From an optimization exercise on the open Yosys and OpenROAD flow, aimed at a short achievable clock period and few clock cycles; shortcuts taken in it are not production practice. The RTL of this run was laid out without a check of its function.

<file path="flow/run.sh">
#!/bin/bash
# synth_recipe.tcl (not shown) runs the flow's synth.tcl, then flattens the netlist and writes it again
# the make line also repeats each setting of config.mk as NAME=value (left out here)
make -C /OpenROAD-flow-scripts/flow DESIGN_CONFIG=/design/flow/config.mk WORK_HOME=/design/flow/orfs CLKGATE_MAP_FILE= SYNTH_SCRIPT=/design/flow/synth_recipe.tcl finish
</file>
<file path="flow/constraint.sdc">
create_clock -name core_clock -period 6.0 [get_ports {clk}]
set_input_delay 1.2000 -clock core_clock [delete_from_list [all_inputs] [get_ports {clk}]]
set_output_delay 1.2000 -clock core_clock [all_outputs]
set_load 0.01 [all_outputs]
</file>
<file path="flow/config.mk">
export PLATFORM = sky130hd
export DESIGN_NAME = CPU
export DESIGN_NICKNAME = CPU
export VERILOG_FILES = /design/flow/design.v
export SDC_FILE = /design/flow/constraint.sdc
export NUM_CORES = 4
export LEC_CHECK = 0
export CAP_MARGIN = 20
export CORE_MARGIN = 2
export CORE_UTILIZATION = 40
export SLEW_MARGIN = 20
</file>
<file path="flow/design.v">
module RA1SH (
   Q,
   CLK,
   CEN,
   WEN,
   A,
   D,
   OEN
);
   parameter BITS = 16;
   parameter word_depth = 16;
   parameter addr_width = 4;
   output [BITS-1:0] Q;
   input CLK;
   input CEN;
   input WEN;
   input [addr_width-1:0] A;
   input [BITS-1:0] D;
   input OEN;
   reg [BITS-1:0] mem [0:word_depth-1];
   reg [BITS-1:0] Qi;
   always @(posedge CLK) begin
      if (!CEN) begin
         if (!WEN) begin
            mem[A] <= D;
            Qi <= D;
         end else begin
            Qi <= mem[A];
         end
      end
   end
   assign Q = OEN ? {BITS{1'b0}} : Qi;
endmodule
module CPU(
				clk,
			  rst_n,
		   IO_stall,
         awid_m_inf,
       awaddr_m_inf,
       awsize_m_inf,
      awburst_m_inf,
        awlen_m_inf,
      awvalid_m_inf,
      awready_m_inf,
        wdata_m_inf,
        wlast_m_inf,
       wvalid_m_inf,
       wready_m_inf,
          bid_m_inf,
        bresp_m_inf,
       bvalid_m_inf,
       bready_m_inf,
         arid_m_inf,
       araddr_m_inf,
        arlen_m_inf,
       arsize_m_inf,
      arburst_m_inf,
      arvalid_m_inf,
      arready_m_inf, 
          rid_m_inf,
        rdata_m_inf,
        rresp_m_inf,
        rlast_m_inf,
       rvalid_m_inf,
       rready_m_inf 
);
input  wire clk, rst_n;
output reg  IO_stall;
parameter ID_WIDTH = 4 , ADDR_WIDTH = 32, DATA_WIDTH = 16, DRAM_NUMBER=2, WRIT_NUMBER=1;
output  wire [WRIT_NUMBER * ID_WIDTH-1:0]        awid_m_inf;
output  wire [WRIT_NUMBER * ADDR_WIDTH-1:0]    awaddr_m_inf;
output  wire [WRIT_NUMBER * 3 -1:0]            awsize_m_inf;
output  wire [WRIT_NUMBER * 2 -1:0]           awburst_m_inf;
output  wire [WRIT_NUMBER * 7 -1:0]             awlen_m_inf;
output  wire [WRIT_NUMBER-1:0]                awvalid_m_inf;
input   wire [WRIT_NUMBER-1:0]                awready_m_inf;
output  wire [WRIT_NUMBER * DATA_WIDTH-1:0]     wdata_m_inf;
output  wire [WRIT_NUMBER-1:0]                  wlast_m_inf;
output  wire [WRIT_NUMBER-1:0]                 wvalid_m_inf;
input   wire [WRIT_NUMBER-1:0]                 wready_m_inf;
input   wire [WRIT_NUMBER * ID_WIDTH-1:0]         bid_m_inf;
input   wire [WRIT_NUMBER * 2 -1:0]             bresp_m_inf;
input   wire [WRIT_NUMBER-1:0]             	   bvalid_m_inf;
output  wire [WRIT_NUMBER-1:0]                 bready_m_inf;
output  wire [DRAM_NUMBER * ID_WIDTH-1:0]       arid_m_inf;
output  wire [DRAM_NUMBER * ADDR_WIDTH-1:0]   araddr_m_inf;
output  wire [DRAM_NUMBER * 7 -1:0]            arlen_m_inf;
output  wire [DRAM_NUMBER * 3 -1:0]           arsize_m_inf;
output  wire [DRAM_NUMBER * 2 -1:0]          arburst_m_inf;
output  wire [DRAM_NUMBER-1:0]               arvalid_m_inf;
input   wire [DRAM_NUMBER-1:0]               arready_m_inf;
input   wire [DRAM_NUMBER * ID_WIDTH-1:0]         rid_m_inf;
input   wire [DRAM_NUMBER * DATA_WIDTH-1:0]     rdata_m_inf;
input   wire [DRAM_NUMBER * 2 -1:0]             rresp_m_inf;
input   wire [DRAM_NUMBER-1:0]                  rlast_m_inf;
input   wire [DRAM_NUMBER-1:0]                 rvalid_m_inf;
output  wire [DRAM_NUMBER-1:0]                 rready_m_inf;
reg  [3:0]current_state ;
reg  [3:0]next_state ;
reg signed [15:0] core_r0 , core_r1 , core_r2 , core_r3 ;
reg signed [15:0] core_r4 , core_r5 , core_r6 , core_r7 ;
reg signed [15:0] core_r8 , core_r9 , core_r10, core_r11;
reg signed [15:0] core_r12, core_r13, core_r14, core_r15;
wire  MEM_cen, MEM_oen;
reg   MEM_wen;
wire  [3:0]MEM_adr;
reg   [15:0]MEM_in ;
wire  [15:0] MEM_out;
wire  [2:0]opcode;
wire  [3:0]rs,rt,rd;
wire  func;
wire  signed[4:0]imm;
wire  [15:0]address;
wire  [15:0]inst;
reg   [15:0]inst_reg1, inst_reg2;
reg   signed [15:0]rs_data,rt_data,rd_data;
reg   in_valid_inst ;
wire  out_valid_inst ;
reg   signed [12:0] pc ;
reg   [4:0]inst_mode ; 
wire  signed [15:0]data_addr;
wire  out_finish_data;
reg   in_valid_data_write ;
reg   in_valid_data_read;
wire  out_valid_data ;
wire  signed[15:0]load_data ;
parameter EMPTY         = 5'd0 ;
parameter ADD           = 5'd1 ;
parameter SUB           = 5'd2 ;
parameter SLT           = 5'd3 ;
parameter MUL           = 5'd4 ;
parameter LOAD          = 5'd5 ;
parameter STORE         = 5'd6 ;
parameter BRANCH        = 5'd7 ;
parameter JUMP          = 5'd8 ;
parameter IDLE              = 4'd0  ;
parameter INST_FETCH_1      = 4'd1  ;
parameter INST_FETCH_2      = 4'd2  ;
parameter SRAM_STORE        = 4'd3  ;
parameter SRAM_TAKE         = 4'd4  ;
parameter INST_DECODE       = 4'd5  ;
parameter EXECUTE           = 4'd6  ;
parameter DATA_LOAD         = 4'd7  ;
parameter DATA_STORE        = 4'd8  ;
parameter WAIT_OUT_FINISH   = 4'd9  ;
parameter WAIT_OUT_VALID_DATA = 4'd10 ;
parameter WRITE_BACK        = 4'd11 ;
parameter CHECK_REG         = 4'd12 ;
assign opcode = inst_reg2[15:13] ;
assign rs     = inst_reg2[12: 9] ;
assign rt     = inst_reg2[ 8: 5] ;
assign rd     = inst_reg2[ 4: 1] ;
assign func   = inst_reg2[0] ;
assign imm    = inst_reg2[ 4: 0] ;
assign address = { 3'b000 , inst_reg2[12:0] } ;
assign data_addr = {4'b0001, ((rs_data + imm) * 2 )} ;  
always@(posedge clk or negedge rst_n)begin
  if(!rst_n)  current_state <= IDLE ;
  else        current_state <= next_state ;
end
always@(*)begin
    case(current_state)
        IDLE : begin
            next_state = INST_FETCH_1 ;
        end
        INST_FETCH_1 : begin
            next_state = INST_FETCH_2 ;
        end
        INST_FETCH_2 : begin
            if(out_valid_inst)  next_state = SRAM_STORE  ;
            else                next_state = INST_FETCH_2 ;
        end
        SRAM_STORE : begin
            next_state = SRAM_TAKE;
        end
        SRAM_TAKE : begin
            next_state = INST_DECODE;
        end
        INST_DECODE : begin
            next_state = EXECUTE ;
        end
        EXECUTE : begin
            if(opcode[2:1] == 2'b00)      next_state = WRITE_BACK  ;  
            else if(opcode == 3'b011)     next_state = DATA_LOAD   ;  
            else if(opcode == 3'b010)     next_state = DATA_STORE  ;  
            else                          next_state = CHECK_REG   ;  
        end
        WRITE_BACK : begin
            next_state = CHECK_REG ;
        end
        DATA_LOAD : begin
            next_state = WAIT_OUT_VALID_DATA;
        end
        DATA_STORE : begin
            next_state = WAIT_OUT_FINISH;
        end
        WAIT_OUT_VALID_DATA :begin
            if(out_valid_data)      next_state = CHECK_REG ;
            else                    next_state = WAIT_OUT_VALID_DATA ;
        end
        WAIT_OUT_FINISH : begin
            if(out_finish_data)  next_state = CHECK_REG;
            else                 next_state = WAIT_OUT_FINISH ;
        end
        CHECK_REG : begin
            next_state = IDLE ;
        end
        default: next_state = current_state ;
    endcase
end
always@(posedge clk or negedge rst_n)begin
    if(!rst_n)    pc <= 13'b0;
    else begin
        if(current_state == CHECK_REG) begin
            if(opcode == 3'b101 &&  (rs_data== rt_data) )    pc  <= pc + 2 + (imm << 1)  ;   
            else if(opcode == 3'b100 )                       pc  <= address;
            else pc <= pc + 2 ;
        end
    end 
end
always@(*)begin
    case(current_state)
        INST_FETCH_1 : in_valid_inst = 1 ;
        default :      in_valid_inst = 0;
    endcase
end
always@(*)begin
    case(current_state)
        DATA_LOAD : in_valid_data_read = 1 ;
        default :      in_valid_data_read = 0;
    endcase
end
always@(*)begin
    case(current_state)
        SRAM_STORE : MEM_wen = 0 ;
        default :    MEM_wen = 1 ;
    endcase
end
always@(*)begin
    case(current_state)
        SRAM_STORE : MEM_in = inst_reg1;
        default :    MEM_in = 0;
    endcase
end
always@(posedge clk or negedge rst_n)begin
    if(!rst_n)      inst_reg1 <= 0;
    else if(out_valid_inst)  inst_reg1 <= inst;
 end
 always@(posedge clk or negedge rst_n)begin
    if(!rst_n)      inst_reg2 <= 0;
    else if(current_state == SRAM_TAKE) inst_reg2 <= MEM_out;
 end
always@(*)begin
    case(opcode)
        3'b000 : begin
            if(func)    inst_mode = ADD ;
            else        inst_mode = SUB ;
        end 
        3'b001 : begin
            if(func)    inst_mode = SLT ;
            else        inst_mode = MUL ;
        end
        3'b011 :        inst_mode = LOAD    ;
        3'b010 :        inst_mode = STORE   ;
        3'b101 :        inst_mode = BRANCH  ;      
        3'b100 :        inst_mode = JUMP    ;
        default : inst_mode = EMPTY ;
    endcase
end
always @(posedge clk or negedge rst_n) begin
    if (!rst_n)     rs_data <= 0 ;
    else begin
        if (current_state == INST_DECODE) begin
            case(rs)
                0:      rs_data <= core_r0  ;
                1:      rs_data <= core_r1  ;
                2:      rs_data <= core_r2  ;
                3:      rs_data <= core_r3  ;
                4:      rs_data <= core_r4  ;
                5:      rs_data <= core_r5  ;
                6:      rs_data <= core_r6  ;
                7:      rs_data <= core_r7  ;
                8:      rs_data <= core_r8  ;
                9:      rs_data <= core_r9  ;
                10:     rs_data <= core_r10 ; 
                11:     rs_data <= core_r11 ; 
                12:     rs_data <= core_r12 ; 
                13:     rs_data <= core_r13 ; 
                14:     rs_data <= core_r14 ; 
                15:     rs_data <= core_r15 ; 
            endcase
        end         
    end
end
always @(posedge clk or negedge rst_n) begin
    if (!rst_n)     rt_data <= 0 ;
    else begin
        if (current_state == INST_DECODE) begin
            case(rt)
                0:      rt_data <= core_r0  ;
                1:      rt_data <= core_r1  ;
                2:      rt_data <= core_r2  ;
                3:      rt_data <= core_r3  ;
                4:      rt_data <= core_r4  ;
                5:      rt_data <= core_r5  ;
                6:      rt_data <= core_r6  ;
                7:      rt_data <= core_r7  ;
                8:      rt_data <= core_r8  ;
                9:      rt_data <= core_r9  ;
                10:     rt_data <= core_r10 ; 
                11:     rt_data <= core_r11 ; 
                12:     rt_data <= core_r12 ; 
                13:     rt_data <= core_r13 ; 
                14:     rt_data <= core_r14 ; 
                15:     rt_data <= core_r15 ; 
            endcase
        end         
    end
end
always@(posedge clk or negedge rst_n)begin
    if(!rst_n)      rd_data <= 0 ;
    else begin
        if(current_state == EXECUTE) begin
            case(inst_mode)
                ADD : rd_data <= rs_data + rt_data ;
                SUB : rd_data <= rs_data - rt_data ;
                SLT : begin
                    if(rt_data > rs_data)   rd_data <= 1'b1 ;
                    else                    rd_data <= 1'b0;
                end 
                MUL : rd_data <= rs_data * rt_data ;
                default : rd_data <= 0 ;
            endcase
        end
    end
end
always@(*)begin
    case(current_state)
        DATA_STORE :          in_valid_data_write = 1'b1;
        default :             in_valid_data_write = 1'b0;
    endcase
end
always@(posedge clk or negedge rst_n)begin
    if(!rst_n)begin
        IO_stall <= 1;
    end
    else begin
        case(current_state)
            CHECK_REG : IO_stall <= 0;
            default: IO_stall <= 1 ;
        endcase
    end
end
always@(posedge clk or negedge rst_n)begin
    if(!rst_n)begin
        core_r0  <= 0;
    end
    else begin
        if(current_state == WRITE_BACK && rd == 0) core_r0 <= rd_data ;
        else if (out_valid_data==1     && rt == 0) core_r0 <= load_data ;
    end
end
always@(posedge clk or negedge rst_n)begin
    if(!rst_n)begin
        core_r1  <= 0;
    end
    else begin
        if(current_state == WRITE_BACK && rd == 1) core_r1 <= rd_data ;
        else if (out_valid_data==1     && rt == 1) core_r1 <= load_data ;
    end
end
always@(posedge clk or negedge rst_n)begin
    if(!rst_n)begin
        core_r2  <= 0;
    end
    else begin
        if(current_state == WRITE_BACK && rd == 2) core_r2 <= rd_data ;
        else if (out_valid_data==1     && rt == 2) core_r2 <= load_data ;
    end
end
always@(posedge clk or negedge rst_n)begin
    if(!rst_n)begin
        core_r3  <= 0;
    end
    else begin
        if(current_state == WRITE_BACK && rd == 3) core_r3 <= rd_data ;
        else if (out_valid_data==1     && rt == 3) core_r3 <= load_data ;
    end
end
always@(posedge clk or negedge rst_n)begin
    if(!rst_n)begin
        core_r4  <= 0;
    end
    else begin
        if(current_state == WRITE_BACK && rd == 4) core_r4 <= rd_data ;
        else if (out_valid_data==1     && rt == 4) core_r4 <= load_data ;
    end
end
always@(posedge clk or negedge rst_n)begin
    if(!rst_n)begin
        core_r5  <= 0;
    end
    else begin
        if(current_state == WRITE_BACK && rd == 5) core_r5 <= rd_data ;
        else if (out_valid_data==1     && rt == 5) core_r5 <= load_data ;
    end
end
always@(posedge clk or negedge rst_n)begin
    if(!rst_n)begin
        core_r6  <= 0;
    end
    else begin
        if(current_state == WRITE_BACK && rd == 6) core_r6 <= rd_data ;
        else if (out_valid_data==1     && rt == 6) core_r6 <= load_data ;
    end
end
always@(posedge clk or negedge rst_n)begin
    if(!rst_n)begin
        core_r7  <= 0;
    end
    else begin
        if(current_state == WRITE_BACK && rd == 7) core_r7 <= rd_data ;
        else if (out_valid_data==1     && rt == 7) core_r7 <= load_data ;
    end
end
always@(posedge clk or negedge rst_n)begin
    if(!rst_n)begin
        core_r8  <= 0;
    end
    else begin
        if(current_state == WRITE_BACK && rd == 8) core_r8 <= rd_data ;
        else if (out_valid_data==1     && rt == 8) core_r8 <= load_data ;
    end
end
always@(posedge clk or negedge rst_n)begin
    if(!rst_n)begin
        core_r9  <= 0;
    end
    else begin
        if(current_state == WRITE_BACK && rd == 9) core_r9 <= rd_data ;
        else if (out_valid_data==1     && rt == 9) core_r9 <= load_data ;
    end
end
always@(posedge clk or negedge rst_n)begin
    if(!rst_n)begin
        core_r10  <= 0;
    end
    else begin
        if(current_state == WRITE_BACK && rd == 10) core_r10 <= rd_data ;
        else if (out_valid_data==1     && rt == 10) core_r10 <= load_data ;
    end
end
always@(posedge clk or negedge rst_n)begin
    if(!rst_n)begin
        core_r11  <= 0;
    end
    else begin
        if(current_state == WRITE_BACK && rd == 11) core_r11 <= rd_data ;
        else if (out_valid_data==1     && rt == 11) core_r11 <= load_data ;
    end
end
always@(posedge clk or negedge rst_n)begin
    if(!rst_n)begin
        core_r12  <= 0;
    end
    else begin
        if(current_state == WRITE_BACK && rd == 12) core_r12 <= rd_data ;
        else if (out_valid_data==1     && rt == 12) core_r12 <= load_data ;
    end
end
always@(posedge clk or negedge rst_n)begin
    if(!rst_n)begin
        core_r13  <= 0;
    end
    else begin
        if(current_state == WRITE_BACK && rd == 13) core_r13 <= rd_data ;
        else if (out_valid_data==1     && rt == 13) core_r13 <= load_data ;
    end
end
always@(posedge clk or negedge rst_n)begin
    if(!rst_n)begin
        core_r14  <= 0;
    end
    else begin
        if(current_state == WRITE_BACK && rd == 14) core_r14 <= rd_data ;
        else if (out_valid_data==1     && rt == 14) core_r14 <= load_data ;
    end
end
always@(posedge clk or negedge rst_n)begin
    if(!rst_n)begin
        core_r15  <= 0;
    end
    else begin
        if(current_state == WRITE_BACK && rd == 15) core_r15 <= rd_data ;
        else if (out_valid_data==1     && rt == 15) core_r15 <= load_data ;
    end
end
assign MEM_cen = 0 ;
assign MEM_oen = 0 ;
assign MEM_adr = 0 ;
RA1SH X_0 (.Q(MEM_out) , .CLK(clk), .CEN(MEM_cen), .WEN(MEM_wen) , .A(MEM_adr) , .D(MEM_in), .OEN(MEM_oen));
read_DRAM_instruction Read_Inst(
                .clk(clk),
              .rst_n(rst_n),
           .in_valid(in_valid_inst),
            .in_addr(pc),
          .out_valid(out_valid_inst),
           .out_inst(inst),
         .arid_m_inf(arid_m_inf[DRAM_NUMBER * ID_WIDTH-1:ID_WIDTH]),
       .araddr_m_inf(araddr_m_inf[DRAM_NUMBER * ADDR_WIDTH-1:ADDR_WIDTH]),
        .arlen_m_inf(arlen_m_inf[DRAM_NUMBER * 7 -1:7]),
       .arsize_m_inf(arsize_m_inf[DRAM_NUMBER * 3 -1:3]),
      .arburst_m_inf(arburst_m_inf[DRAM_NUMBER * 2 -1:2]),
      .arvalid_m_inf(arvalid_m_inf[1]),
      .arready_m_inf(arready_m_inf[1]), 
          .rid_m_inf(rid_m_inf[DRAM_NUMBER * ID_WIDTH-1:ID_WIDTH]),
        .rdata_m_inf(rdata_m_inf[DRAM_NUMBER * DATA_WIDTH-1:DATA_WIDTH]),
        .rresp_m_inf(rresp_m_inf[DRAM_NUMBER * 2 -1:2]),
        .rlast_m_inf(rlast_m_inf[1]),
       .rvalid_m_inf(rvalid_m_inf[1]),
       .rready_m_inf(rready_m_inf[1]) 
);
read_DRAM_data read_DRAM_data(
                .clk(clk),
              .rst_n(rst_n),
           .in_valid(in_valid_data_read),
            .in_addr(data_addr[11:0]),
          .out_valid(out_valid_data),
           .out_data(load_data),
         .arid_m_inf(arid_m_inf[ID_WIDTH-1:0]),
       .araddr_m_inf(araddr_m_inf[ADDR_WIDTH-1:0]),
        .arlen_m_inf(arlen_m_inf[7 -1:0]),
       .arsize_m_inf(arsize_m_inf[3 -1:0]),
      .arburst_m_inf(arburst_m_inf[2 -1:0]),
      .arvalid_m_inf(arvalid_m_inf[0]),
      .arready_m_inf(arready_m_inf[0]), 
          .rid_m_inf(rid_m_inf[ID_WIDTH-1:0]),
        .rdata_m_inf(rdata_m_inf[DATA_WIDTH-1:0]),
        .rresp_m_inf(rresp_m_inf[2 -1:0]),
        .rlast_m_inf(rlast_m_inf[0]),
       .rvalid_m_inf(rvalid_m_inf[0]),
       .rready_m_inf(rready_m_inf[0]) 
);
write_DRAM_data WRITE_DATA(
                .clk(clk),
              .rst_n(rst_n),
           .in_valid(in_valid_data_write),
            .in_addr(data_addr[11:0]),
            .in_data(rt_data),
         .out_finish(out_finish_data),
         .awid_m_inf(awid_m_inf),
       .awaddr_m_inf(awaddr_m_inf),
       .awsize_m_inf(awsize_m_inf),
      .awburst_m_inf(awburst_m_inf),
        .awlen_m_inf(awlen_m_inf),
      .awvalid_m_inf(awvalid_m_inf),
      .awready_m_inf(awready_m_inf),
        .wdata_m_inf(wdata_m_inf),
        .wlast_m_inf(wlast_m_inf),
       .wvalid_m_inf(wvalid_m_inf),
       .wready_m_inf(wready_m_inf),
          .bid_m_inf(bid_m_inf),
        .bresp_m_inf(bresp_m_inf),
       .bvalid_m_inf(bvalid_m_inf),
       .bready_m_inf(bready_m_inf)
);
endmodule
module read_DRAM_instruction(
                clk,
              rst_n,
           in_valid,
            in_addr,
          out_valid,
           out_inst,
         arid_m_inf,
       araddr_m_inf,
        arlen_m_inf,
       arsize_m_inf,
      arburst_m_inf,
      arvalid_m_inf,
      arready_m_inf, 
          rid_m_inf,
        rdata_m_inf,
        rresp_m_inf,
        rlast_m_inf,
       rvalid_m_inf,
       rready_m_inf 
);
parameter ID_WIDTH = 4 , ADDR_WIDTH = 32, DATA_WIDTH = 16, DRAM_NUMBER=2, WRIT_NUMBER=1;
input  wire clk, rst_n;
input  in_valid;
input  [12:0] in_addr;  
output reg out_valid;
output reg [15:0] out_inst;
output  wire [ID_WIDTH-1:0]       arid_m_inf;
output  wire [ADDR_WIDTH-1:0]   araddr_m_inf;
output  wire [7 -1:0]            arlen_m_inf;
output  wire [3 -1:0]           arsize_m_inf;
output  wire [2 -1:0]          arburst_m_inf;
output  reg                    arvalid_m_inf;
input   wire                   arready_m_inf;
input   wire [ID_WIDTH-1:0]         rid_m_inf;
input   wire [DATA_WIDTH-1:0]     rdata_m_inf;
input   wire [2 -1:0]             rresp_m_inf;
input   wire                      rlast_m_inf;
input   wire                     rvalid_m_inf;
output  reg                      rready_m_inf;
reg     [1:0]current_state,next_state;
reg     [15:0]out_reg;
assign arid_m_inf = 0 ;
assign arlen_m_inf = 7'b0 ;
assign arsize_m_inf = 3'b001 ;
assign arburst_m_inf = 2'b01 ;
assign araddr_m_inf = {16'd0, 4'b0001, in_addr[11:0] };
parameter   IDLE = 2'd0;
parameter   SEND = 2'd1;
parameter   WAIT = 2'd2;
parameter   OUT  = 2'd3;
always@(posedge clk or negedge rst_n)begin
  if(!rst_n)  current_state <= 0;
  else current_state <= next_state;
end
always@(*)begin
    case(current_state)
        IDLE : begin
            if(in_valid)    next_state = SEND ;
            else            next_state = IDLE ;
        end
        SEND : begin
            if(arready_m_inf) next_state = WAIT ;
            else              next_state = SEND ;
        end
        WAIT : begin
            if(rlast_m_inf)  next_state = OUT ;
            else             next_state = WAIT;
        end
        OUT: begin
            next_state = IDLE;
        end
        default : next_state = current_state;
    endcase
end
always@(*)begin
    case(current_state)
        SEND : arvalid_m_inf = 1 ;
        default : arvalid_m_inf = 0;
    endcase
end
always@(*)begin
    case(current_state)
        WAIT : rready_m_inf = 1;
        default : rready_m_inf = 0;
    endcase
end
always@(*)begin
    case(current_state)
        OUT :     out_valid = 1;
        default : out_valid = 0;
    endcase
end
always@(posedge clk or negedge rst_n)begin
  if(!rst_n)            out_reg <= 0;
  else if(rlast_m_inf)  out_reg <= rdata_m_inf;
end
always@(*)begin
    case(current_state)
        OUT :     out_inst = out_reg ;  
        default : out_inst = 0 ; 
    endcase
end
endmodule
module read_DRAM_data(
                clk,
              rst_n,
           in_valid,
            in_addr,
            in_data,
          out_valid,
           out_data,
         arid_m_inf,
       araddr_m_inf,
        arlen_m_inf,
       arsize_m_inf,
      arburst_m_inf,
      arvalid_m_inf,
      arready_m_inf, 
          rid_m_inf,
        rdata_m_inf,
        rresp_m_inf,
        rlast_m_inf,
       rvalid_m_inf,
       rready_m_inf 
);
parameter ID_WIDTH = 4 , ADDR_WIDTH = 32, DATA_WIDTH = 16, DRAM_NUMBER=2, WRIT_NUMBER=1;
input  wire clk, rst_n;
input  in_valid;
input  [11:0] in_addr;
input  [15:0] in_data;
output reg out_valid;
output reg [15:0] out_data;
output  wire [ID_WIDTH-1:0]       arid_m_inf;
output  wire [ADDR_WIDTH-1:0]   araddr_m_inf;
output  wire [7 -1:0]            arlen_m_inf;
output  wire [3 -1:0]           arsize_m_inf;
output  wire [2 -1:0]          arburst_m_inf;
output  reg                    arvalid_m_inf;
input   wire                   arready_m_inf;
input   wire [ID_WIDTH-1:0]         rid_m_inf;
input   wire [DATA_WIDTH-1:0]     rdata_m_inf;
input   wire [2 -1:0]             rresp_m_inf;
input   wire                      rlast_m_inf;
input   wire                     rvalid_m_inf;
output  reg                      rready_m_inf;
parameter IDLE  = 2'd0 ;
parameter SEND  = 2'd1 ;
parameter WAIT  = 2'd2 ;
parameter OUT   = 2'd3 ;
reg      [1:0] current_state, next_state;
reg      [15:0]out_reg;
assign   arid_m_inf = 0 ;
assign   arlen_m_inf = 7'b0 ;
assign   arsize_m_inf = 3'b001 ;
assign   arburst_m_inf = 2'b01 ;
assign   araddr_m_inf = { 16'd0 , 4'b001 , in_addr } ;
always @(posedge clk or negedge rst_n) begin
    if (!rst_n)     current_state <= IDLE ;
    else            current_state <= next_state ;
end
always @(*)begin
    case(current_state)
        IDLE : begin
            if(in_valid)    next_state = SEND ;
            else            next_state = IDLE ;
        end
        SEND : begin
            if(arready_m_inf) next_state = WAIT ;
            else              next_state = SEND ; 
        end
        WAIT : begin
            if(rlast_m_inf)  next_state = OUT ;
            else             next_state = WAIT;
        end
        OUT : begin
            next_state = IDLE;
        end
        default : next_state = current_state ;
    endcase
end
always@(*)begin
    case(current_state)
        SEND : arvalid_m_inf = 1 ;
        default : arvalid_m_inf = 0;
    endcase
end
always@(*)begin
    case(current_state)
        WAIT :    rready_m_inf = 1;
        default : rready_m_inf = 0;
    endcase
end
always@(*)begin
    case(current_state)
        OUT :     out_valid = 1;
        default : out_valid = 0;
    endcase
end
always@(posedge clk or negedge rst_n)begin
  if(!rst_n)            out_reg <= 0;
  else if(rlast_m_inf)  out_reg <= rdata_m_inf;
end
always@(*)begin
    case(current_state)
        OUT :     out_data = out_reg ;  
        default : out_data = 0 ; 
    endcase
end
endmodule
module write_DRAM_data(
                clk,
              rst_n,
           in_valid,
            in_addr,
            in_data,
         out_finish,
         awid_m_inf,
       awaddr_m_inf,
       awsize_m_inf,
      awburst_m_inf,
        awlen_m_inf,
      awvalid_m_inf,
      awready_m_inf,
        wdata_m_inf,
        wlast_m_inf,
       wvalid_m_inf,
       wready_m_inf,
          bid_m_inf,
        bresp_m_inf,
       bvalid_m_inf,
       bready_m_inf
);
parameter ID_WIDTH = 4 , ADDR_WIDTH = 32, DATA_WIDTH = 16, DRAM_NUMBER=2, WRIT_NUMBER=1;
input  wire clk, rst_n;
input  in_valid;
input  [11:0] in_addr;  
input  [15:0] in_data;
output reg out_finish;
output  wire [ID_WIDTH-1:0]        awid_m_inf;
output  wire [ADDR_WIDTH-1:0]    awaddr_m_inf;
output  wire [3 -1:0]            awsize_m_inf;
output  wire [2 -1:0]           awburst_m_inf;
output  wire [7 -1:0]             awlen_m_inf;
output  reg                     awvalid_m_inf;
input   wire                    awready_m_inf;
output  reg  [DATA_WIDTH-1:0]     wdata_m_inf;
output  reg                       wlast_m_inf;
output  reg                      wvalid_m_inf;
input   wire                     wready_m_inf;
input   wire [ID_WIDTH-1:0]         bid_m_inf;
input   wire [2 -1:0]             bresp_m_inf;
input   wire                     bvalid_m_inf;
output  wire                     bready_m_inf;
parameter IDLE = 3'd0 ;
parameter SEND = 3'd1 ;
parameter WAIT = 3'd2 ;
parameter OUT  = 3'd3 ;
parameter RESPONSE = 3'd4;
reg  [2:0] current_state, next_state;
always @(posedge clk or negedge rst_n) begin
    if (!rst_n)     current_state <= IDLE ;
    else            current_state <= next_state ;
end
always @(*) begin
    case(current_state)
        IDLE : begin
            if(in_valid)        next_state = SEND ;
            else                next_state = IDLE ;
        end
        SEND : begin
            if(awready_m_inf)   next_state = WAIT ;
            else                next_state = SEND ;
        end
        WAIT : begin
            if(wready_m_inf)    next_state = OUT ;
            else                next_state = WAIT;
        end
        OUT : begin
            next_state = RESPONSE ;
        end
        RESPONSE : begin
            if(bvalid_m_inf) next_state = IDLE ;
            else             next_state = RESPONSE ;
        end
        default : next_state = current_state ;
    endcase
end
assign awid_m_inf = 0 ;
assign awlen_m_inf = 7'd0 ;
assign awsize_m_inf = 3'b001 ;
assign awburst_m_inf = 2'b01 ;
assign awaddr_m_inf = { 16'd0 , 4'b0001, in_addr } ;
assign bready_m_inf = (current_state == RESPONSE) ? 1 : 0 ;
always @(*) begin
    case(current_state)
        SEND :    awvalid_m_inf = 1 ;
        default : awvalid_m_inf = 0 ;
    endcase
end
always@(*)begin
    case(current_state)
        WAIT :    wvalid_m_inf = 1;
        default : wvalid_m_inf = 0;
    endcase
end
always@(*)begin
    case(current_state)
        WAIT :    wdata_m_inf = in_data ;
        default : wdata_m_inf = 0 ;
    endcase
end
always@(*)begin
    case(current_state)
        WAIT :    wlast_m_inf = 1;
        default : wlast_m_inf = 0;
    endcase
end
always@(*)begin
    case(current_state)
        OUT :     out_finish = 1;
        default : out_finish = 0;
    endcase
end
endmodule
</file>
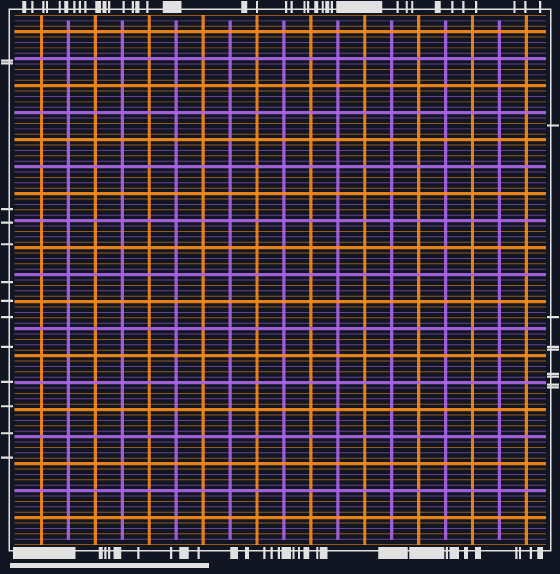
**Above:** power grid.
The bar under the picture is 100 microns long. Pins as bars on the die edge.
[VSS] orange
[VDD] purple
met4 straps: 19
met5 straps: 19

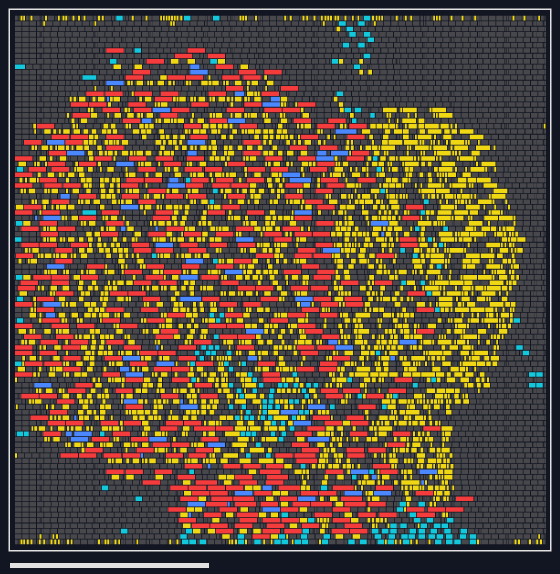
**Above:** placement by cell class.
The bar under the picture is 100 microns long. Fill, decap, tap and diode cells in grey.
[clock drivers and dummy loads] blue | cells: 84 | share of their area: 5.3%
[remaining logic cells] yellow | cells: 2482 | share of their area: 55%
[registers] red | cells: 408 | share of their area: 33%
[remaining buffers and delay cells] cyan | cells: 203 | share of their area: 5.9%

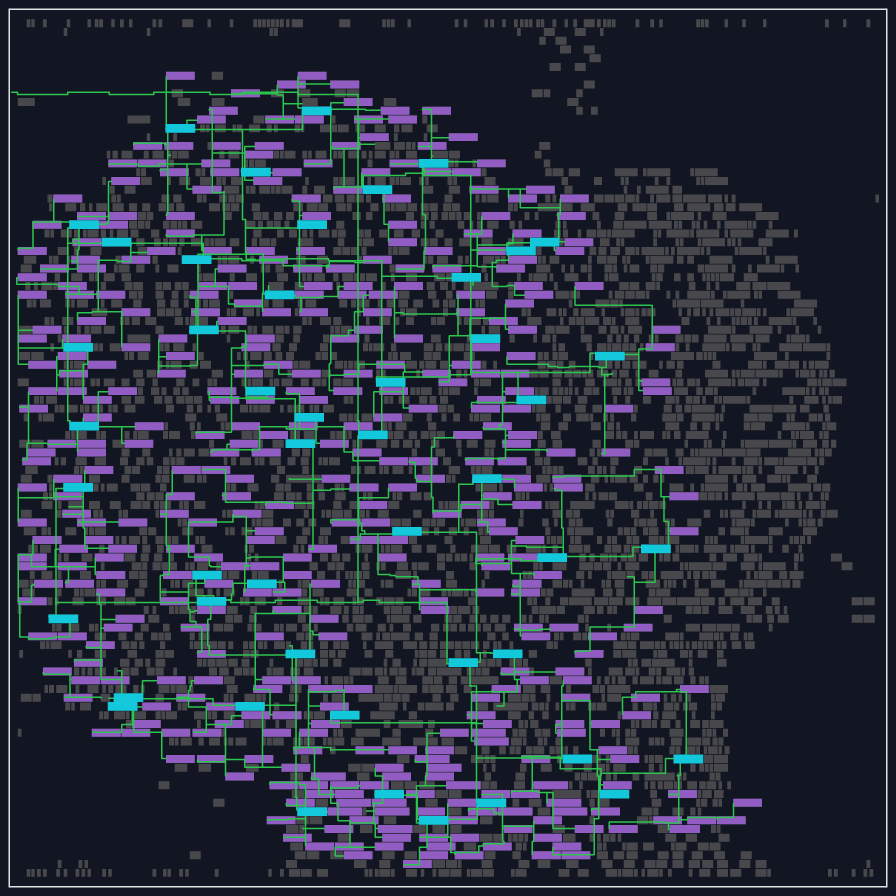
**Above:** clock network drawn from the DEF.
[clock-net drivers] cyan | count: 47
[clock wires] green | length: 5850 microns
[flip-flops] purple | count: 408
routed clock nets: 48

==> impl_metrics.ini <==
[timing]
setup_tns_ns = 0
slew_headroom = 0.153
layout_setup_ws_ns = 0.256
fin_skew_ns = 0.0346
period_share = 0.957
rsz0062_at_grt = false

[detailed_routing]
drt_iter0_drc = 2952
viasPerCell = 5.86
met2_length_microns = 45300
drt-wirelength-per-cell_microns = 24.9
via_count = 24200

[floorplan]
die_area_sq_um = 74000

[setup_path]
path_buf_inv = 3
cp_max_fo = 12
crit_family = adder cells
slowest_stage = dfrtp_1
cp_common_cell = fa_1
cpPeakStageDelay_ns = 0.62
cp.depth = 18
arrival_ns = 6.21
critical_path_class = reg -> reg
crit_end = rd_data[14]

[min_path]
min_to = X_0.mem[0][12]
worstHoldStart = inst_reg1[12]

[layout]
multi_input_area_share = 0.513
final_core_util = 0.448
final_area_sq_um = 32000
clockNetworkAreaShare = 0.0513
area_growth_pct = 11.3
n_all_buffers = 203
diodes = 0

[power]
p_int_uw = 8330
top_power_group = combinational logic
clock_power_share = 0.196
power_frac_comb = 0.488

[logic_synthesis]
yosysTopAreaCell = dfrtp_1
synth-seq-cells = 408
yosysWarnings = 5
synth_compound_area_frac = 0.168
syn_area_per_cell_sq_um = 9.13
synthTopCellsByArea = dfrtp_1 34%, mux2i_1 9.0%, fa_1 5.7%, ha_1 5.0%, a22oi_1 4.9%
synth-adder-area-share = 0.107
synth.cell_area_sq_um = 28700
synth.distinct_cells = 79
netlist_instances = 3147

[cts]
cts_tree = yes
htreeDepth = 2
postCtsSetupBuffers = 0
cts-root-buf = clkbuf_16

[placed_design]
globalplace.congestion = 0.917
placed_area_sq_um = 30300
dp_slack_ns = 0.306
dp_hpwl_microns = 65300

[global_routing]
grt_max_degree = 138
busiest_layer = met2
grt_util_met2 = 0.422
grt_pass1_vias = 23500

[status]
status = no timing/DRC/antenna violations
-- Yosys cell counts, types with 10 or more instances --
cell / n
a221oi_1: 28
buf_4: 131
nor3_2: 11
buf_1: 16
nand2b_1: 23
nor3_1: 45
o22ai_1: 34
mux2_2: 63
o21ai_0: 251
clkbuf_1: 181
a21oi_1: 173
nand4_1: 47
dfrtp_1: 391
nor2_1: 209
buf_6: 12
or3_1: 10
mux2i_1: 259
a21o_1: 11
fa_1: 82
inv_1: 167
a22o_1: 23
nand2_1: 330
ha_1: 115
a22oi_1: 186
nor2b_1: 13
xnor2_1: 62
buf_2: 23
xor2_1: 18
nand3_1: 41
edfxtp_1: 16
and2_1: 58
-- cells in the final DEF (no fill, tap or decap), drive strengths merged, types with 9 or more instances in the layout --
cell type and instances:
dfrtp 391, nand2 331, mux2i 259, o21ai 252, nor2 210, a22oi 186
a21oi 174, inv 170, ha 115, conb 110, buf 105, clkdlybuf4s50 98
fa 82, clkbuf 70, mux2 63, xnor2 62, and2 58, nor3 57
nand4 47, nand3 42, o22ai 34, a221oi 28, nand2b 23, a22o 23
xor2 18, edfxtp 16, nor2b 13, nor4 13, a21o 11, or3 11
a211oi 9, clkinv 9

## separate check: timing with driven ports
Ports are ideal in the flow. The routed layout listed here was re-timed in OpenROAD.
Step 1 assumes that a clkbuf_16 drives the clock port and a buf_2 every other input.
Step 2 times the ports against the registers' clock, not the clock port: input delays grow and output delays shrink by t, the midpoint of the rising clock arrivals with the driver on.
Three values: ideal, step 1, step 2; two values: the first two.
t (ns): 0.651
setup WS [ns]: 0.256 / 0.256 / 0.256
worst setup path at the end: register to register
slew at the worst register clock pin (ns): 0.07 / 0.07
After both steps this run still meets setup and hold. The setup slack of this run moves by 0.000 ns with the drivers and by 0.000 ns with both steps.
